Context: an optimization exercise on an open-source flow, tuned for small area, a short achievable clock period and few clock cycles per item. The choices shown serve that exercise and are no tape-out recipe.
Function was checked by simulation only, so behaviour that the tests miss may differ from the original.

$ cat design/flow/design.v
`timescale 1ns / 1ps
module adder(a,b,s);
  input [15:0] a,b;
  output [15:0] s;
  wire [15:0] a,b;
  reg cin;
  reg [15:0] s;
  reg cout;
  always @ (a or b)
  begin
	cin=1'b0;
    {cout,s}=a+b+cin;
  end
endmodule
`timescale 1ns / 1ps
module sub(a,b,s);
  input [15:0] a,b;
  output [15:0] s;
  wire [15:0] a,b;
  reg cin;
  reg [15:0] s;
  reg cout;
  always @ (a or b)
  begin
	cin=1'b1;
    {cout,s}=~a+b+cin;
  end
endmodule
`timescale 1ns / 1ps
module multiply(product,multiplier,multiplicand); 
   input [7:0]  multiplier, multiplicand;
   output [15:0] product;
   reg [15:0]    product;
   integer       i;
   always @( multiplier or multiplicand )
     begin
        product = 0;
        for(i=0; i<8; i=i+1)
          if( multiplier[i] == 1'b1 ) product = product + ( multiplicand << i );
     end
endmodule
`timescale 1ns / 1ps
module division(A,B,Res);
    parameter WIDTH = 16;
    input [WIDTH-1:0] A;
    input [WIDTH-1:0] B;
    output [WIDTH-1:0] Res;
    reg [WIDTH-1:0] Res;
    reg [WIDTH-1:0] a1,b1;
    reg [WIDTH:0] p1;   
    integer i;
    always@ (A or B)
    begin
        a1 = A;
        b1 = B;
        p1= 0;
        for(i=0;i < WIDTH;i=i+1)    begin  
            p1 = {p1[WIDTH-1:0],a1[WIDTH-1]};
            a1[WIDTH-1:1] = a1[WIDTH-2:0];
            p1 = p1-b1;
            if(p1[WIDTH] == 1)    begin
                a1[0] = 0;
                p1 = p1 + b1;   end
            else
                a1[0] = 1;
        end
        Res = a1;   
    end 
endmodule
`timescale 1ns / 1ps
module alu(input [15:0] A, input [15:0] B, input clk, output reg [15:0] result, input [2:0] operation
    );
wire [15:0] r1;
wire [15:0] r2;
wire [15:0] r3;
wire [15:0] r4;
parameter ADD=3'b000, SUB=3'b001, MULTIPLY=3'b010, DIVIDE=3'b011;
adder ad(.a(A[15:0]), .b(B[15:0]), .s(r1));
sub subs(.a(A[15:0]), .b(B[15:0]), .s(r2));
division di(.A(A[15:0]), .B(B[15:0]), .Res(r3));
multiply multi(.product(r4), .multiplier(A[7:0]), .multiplicand(B[7:0]));
always@(posedge clk)
begin
	case(operation)
		ADD:begin result<=r1;
			end
		SUB: begin result<=r2;
		end
		MULTIPLY:begin result<=r4;
			end
		DIVIDE: begin result<=r3;
		end
		default:result<=B;
		endcase
end
endmodule
`timescale 1ns / 1ps
module Kernal(input clk, input load, input [55:0] load_data, input [2:0] address, output reg [7:0] read_data
    );
reg [7:0] memory [6:0];
integer i;
always@(posedge clk)
begin
	if (load)
		for (i = 0; i < 7; i = i + 1)
			memory[i] <= load_data[8*i +: 8];
	read_data <= memory [address];
end
endmodule
`timescale 1ns / 1ps
module Memory(input clk, input load, input [55:0] load_data, input [2:0] address, output reg [7:0] read_data
    );
reg [7:0] memory [6:0];
integer i;
always@(posedge clk)
begin
	if (load)
		for (i = 0; i < 7; i = i + 1)
			memory[i] <= load_data[8*i +: 8];
	read_data <= memory [address];
end
endmodule
`timescale 1ns / 1ps
module CU(input clk, input rst, input start,
          input [55:0] kernel, input [55:0] samples, input [15:0] divisor,
          output ready, output reg done, output reg [15:0] result1
    );
localparam S_IDLE = 2'd0, S_MUL = 2'd1, S_ADD = 2'd2, S_DIV = 2'd3;
localparam ADD = 3'b000, DIVIDE = 3'b011;
wire [7:0] op;
wire [7:0] op1;
reg [2:0] operation;
wire [15:0] res1;
reg [2:0] address;
reg [15:0] result [6:0];
reg [15:0] reg1;
reg [15:0] reg2;
reg [15:0] norm;
reg [1:0] state;
reg [1:0] cntr;
reg [2:0] counter1;
wire load = ready & start;
assign ready = (state == S_IDLE);
Kernal knl(.clk(clk), .load(load), .load_data(kernel), .address(address), .read_data(op));
Memory mem(.clk(clk), .load(load), .load_data(samples), .address(address), .read_data(op1));
wire [15:0] prod;
reg [15:0] res;
multiply m1(.product(prod), .multiplier(op), .multiplicand(op1));
always@(posedge clk) res <= prod;
alu a2(.A({reg1}),.B({reg2}),.clk(clk),.result(res1),.operation(operation));
always@(posedge clk)
begin
	done <= 1'b0;
	if (rst) begin
		state <= S_IDLE;
	end
	else begin
		case (state)
		S_IDLE: begin
			if (start) begin
				norm <= divisor;
				address <= 3'd0;
				cntr <= 2'd0;
				state <= S_MUL;
			end
		end
		S_MUL: begin
			if (cntr < 2'd2)
				cntr <= cntr + 2'd1;
			else begin
				result[address] <= res;
				cntr <= 2'd0;
				if (address == 3'd6) begin
					counter1 <= 3'd0;
					operation <= ADD;
					state <= S_ADD;
				end
				else
					address <= address + 3'b001;
			end
		end
		S_ADD: begin
			if (cntr == 2'd0) begin
				reg1 <= result[counter1];
				reg2 <= result[counter1 + 3'd1];
				cntr <= 2'd1;
			end
			else if (cntr == 2'd1)
				cntr <= 2'd2;
			else begin
				result[counter1 + 3'd1] <= res1;
				cntr <= 2'd0;
				if (counter1 == 3'd5) begin
					operation <= DIVIDE;
					state <= S_DIV;
				end
				else
					counter1 <= counter1 + 3'd1;
			end
		end
		S_DIV: begin
			if (cntr == 2'd0) begin
				reg1 <= result[6];
				reg2 <= norm;
				cntr <= 2'd1;
			end
			else if (cntr == 2'd1)
				cntr <= 2'd2;
			else begin
				result1 <= res1;
				done <= 1'b1;
				cntr <= 2'd0;
				state <= S_IDLE;
			end
		end
		endcase
	end
end
endmodule
$ cat design/flow/config.mk
export PLATFORM = sky130hd
export DESIGN_NAME = CU
export DESIGN_NICKNAME = CU
export VERILOG_FILES = /design/flow/design.v
export SDC_FILE = /design/flow/constraint.sdc
export NUM_CORES = 4
export LEC_CHECK = 0
export CAP_MARGIN = 20
export CORE_MARGIN = 2
export CORE_UTILIZATION = 40
export SLEW_MARGIN = 20
$ cat design/flow/constraint.sdc
create_clock -name core_clock -period 60.0 [get_ports {clk}]
set_input_delay 12.0000 -clock core_clock [delete_from_list [all_inputs] [get_ports {clk}]]
set_output_delay 12.0000 -clock core_clock [all_outputs]
set_load 0.01 [all_outputs]
$ cat design/flow/run.sh
#!/bin/bash
# synth_recipe.tcl (not shown) runs the flow's synth.tcl, then flattens the netlist and writes it again
# the make line also repeats each setting of config.mk as NAME=value (left out here)
make -C /OpenROAD-flow-scripts/flow DESIGN_CONFIG=/design/flow/config.mk WORK_HOME=/design/flow/orfs CLKGATE_MAP_FILE= SYNTH_SCRIPT=/design/flow/synth_recipe.tcl finish
==> metrics.md <==
| Metric | Value |
|---|---|
| Status | no timing/DRC/antenna violations |
| Filler instances | 9,070 |
| Flop-to-flop setup slack | 4980 ps |
| Number of buffers created by CTS | 34 |
| Depth of the CTS H-tree | 2 |
| Hold_sp | a2.result[7]$_DFF_P_ |
| Antenna Diode Count | 0 |
| Top-count cell post-synth | ha_1 |
| Multi-input gates | 3,430 |
| Router iterations before antenna repair | 7 |
| Slew HR | 27.4% |
| Share of layout cells above drive strength 1 | 8.68% |
| Top flop regs | result: 112 flops, knl.memory: 56 flops, mem.memory: 56 flops |
| Met2 routed WL | 49.4 mm |
| Dpl hpwl | 74.7 mm |
| CP Class | reg2reg |
| Met1 Wirelength | 46.8 mm |
| Max Cap Viol | 0 |
| Met3 usage | 1.49% |
| Setup violations, final | 0 |
| Clock Network Area Fraction | 2.38% |
| Buffers outside the clock class | 257 |
| Net count, final | 5,063 |
| Post-Place Setup Slack | 141 ps |
| Largest reg by FF count | result |
| Syn avg cell area | 9.10 um2 |
| Min Hold Slack | 427 ps |
| Worst EP required | 60,450 ps |
| Clock tree sinks | 351 |
| CTS tree | done |
| Critical path buffers and inverters | 12 |
| Largest family of logic cells by synthesized area | adder cells |
| Clk buf depth | 3 |
| Final Hold Violating Endpoints | 0 |
| Tap Count | 1,254 |
| Synthesized area | 37,700 um2 |
| Levels on crit path | 283 |
| Worst setup SP type | flip-flop |
| Largest cell class | multi-input gates |
| Invs w/o clock | 259 |
| Yosys top cell area share | 23.7% |
| ANT nets after route | 0 |
| Post-synth cell types | 86 |
Testbench counts, summed over its fixed seeds: cycles 16,520, items 384.
**Metal 4**

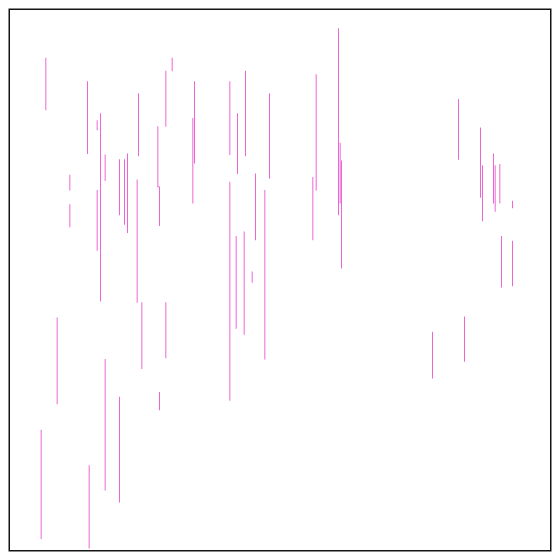
share of all routed wire	2.1%
nets with wire on the layer	33
longest straight run	126 um
main direction	vertical
DR vias: 30,551
final WL: 103 mm

**Drive-strength map**

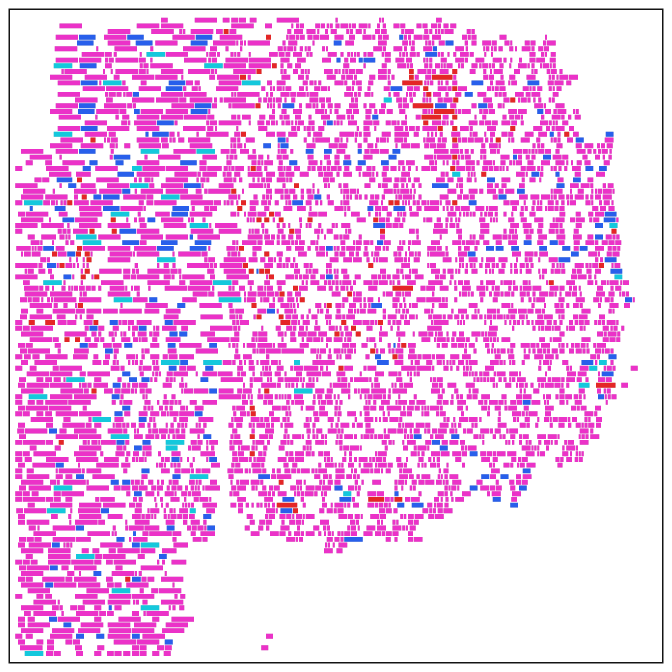
size	colour	cells	share
x3 and x4	red	113	2.6%
x2	blue	217	5.0%
x1 and smaller	magenta	3,978	91%
x6 and larger	cyan	48	1.1%

**Congestion heat map**

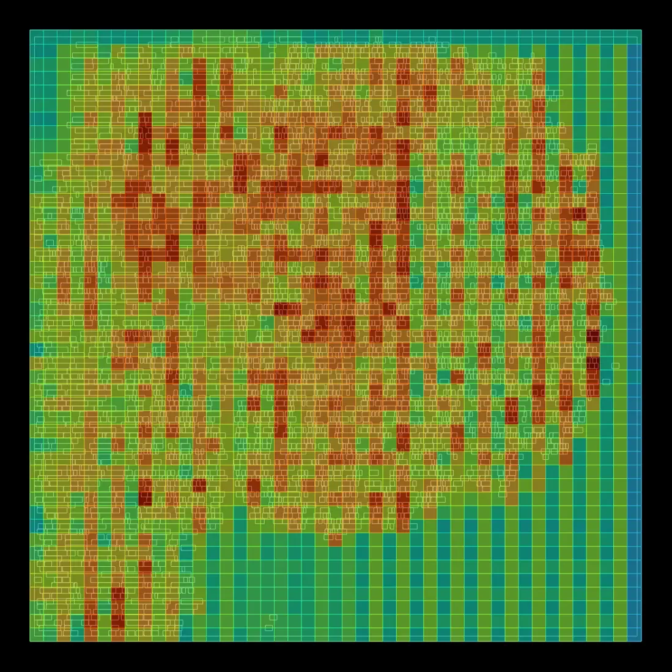
GRT Max-Usage Layer: met2
total global-route track usage: 20.5%
GR Util met2: 36.2%
final core occ: 45.6%
met1 usage: 27.4%

**Clock distribution**

Scale bar: 100 um.
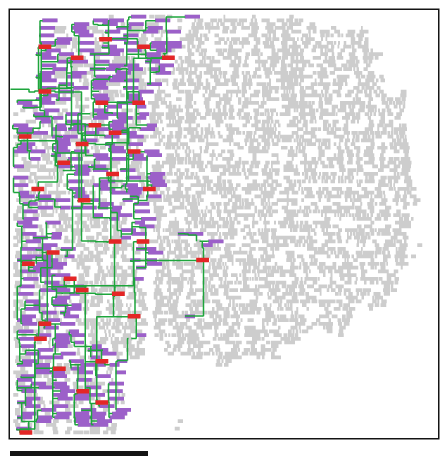
[clock-net drivers] red | count: 34
[flip-flops] purple | count: 351
[clock wires] green | length: 4,360 um
routed clock nets	35
worst-skew pair later-pin latency: 530 ps
Worst Skew: 16.0 ps

**Signal wires by layer**

Scale bar: 100 um.
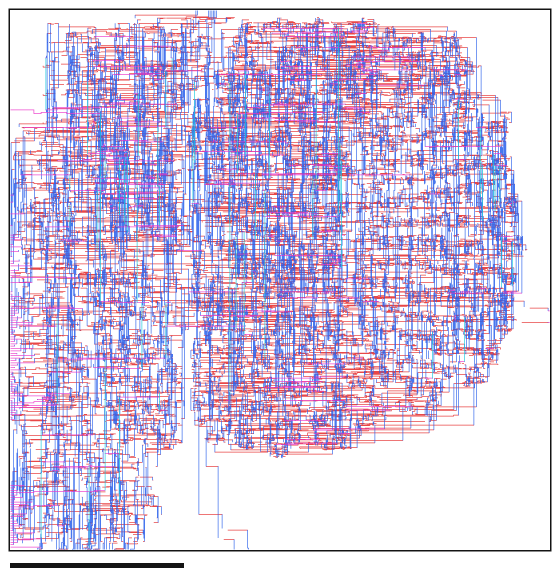
layer	colour	wire length
M3	magenta	4,440 um
M4	cyan	2,200 um
M2	blue	49.4 mm
M1	red	46.8 mm
WL/cell: 18.3 um

re-timing with driven ports:
The results above use ideal ports. As a check the final layout listed here was re-extracted and re-timed, cells and wires unchanged. Step 1 (the two cells are an assumption about what drives the block):
set clk [get_ports {clk}]
set_driving_cell -lib_cell sky130_fd_sc_hd__clkbuf_16 $clk
set_driving_cell -lib_cell sky130_fd_sc_hd__buf_2 [delete_from_list [all_inputs] $clk]
Step 2 moves the port delays by t, midway between the first and last clock arrival at a register: inputs arrive t later, outputs are due t later. That takes back most of the time a late clock gives input paths. a / b / c = ideal / step 1 / step 2; a / b = the first two.
t, ns: 0.575
setup WS [ns]: 4.982 / 4.982 / 4.982
hold slack, ns: 0.427 / 0.427 / 0.427
worst setup path after step 2: register to register
After both steps this run still meets setup and hold. The setup slack of this run moves by 0.000 ns with the drivers and by 0.000 ns with both steps.
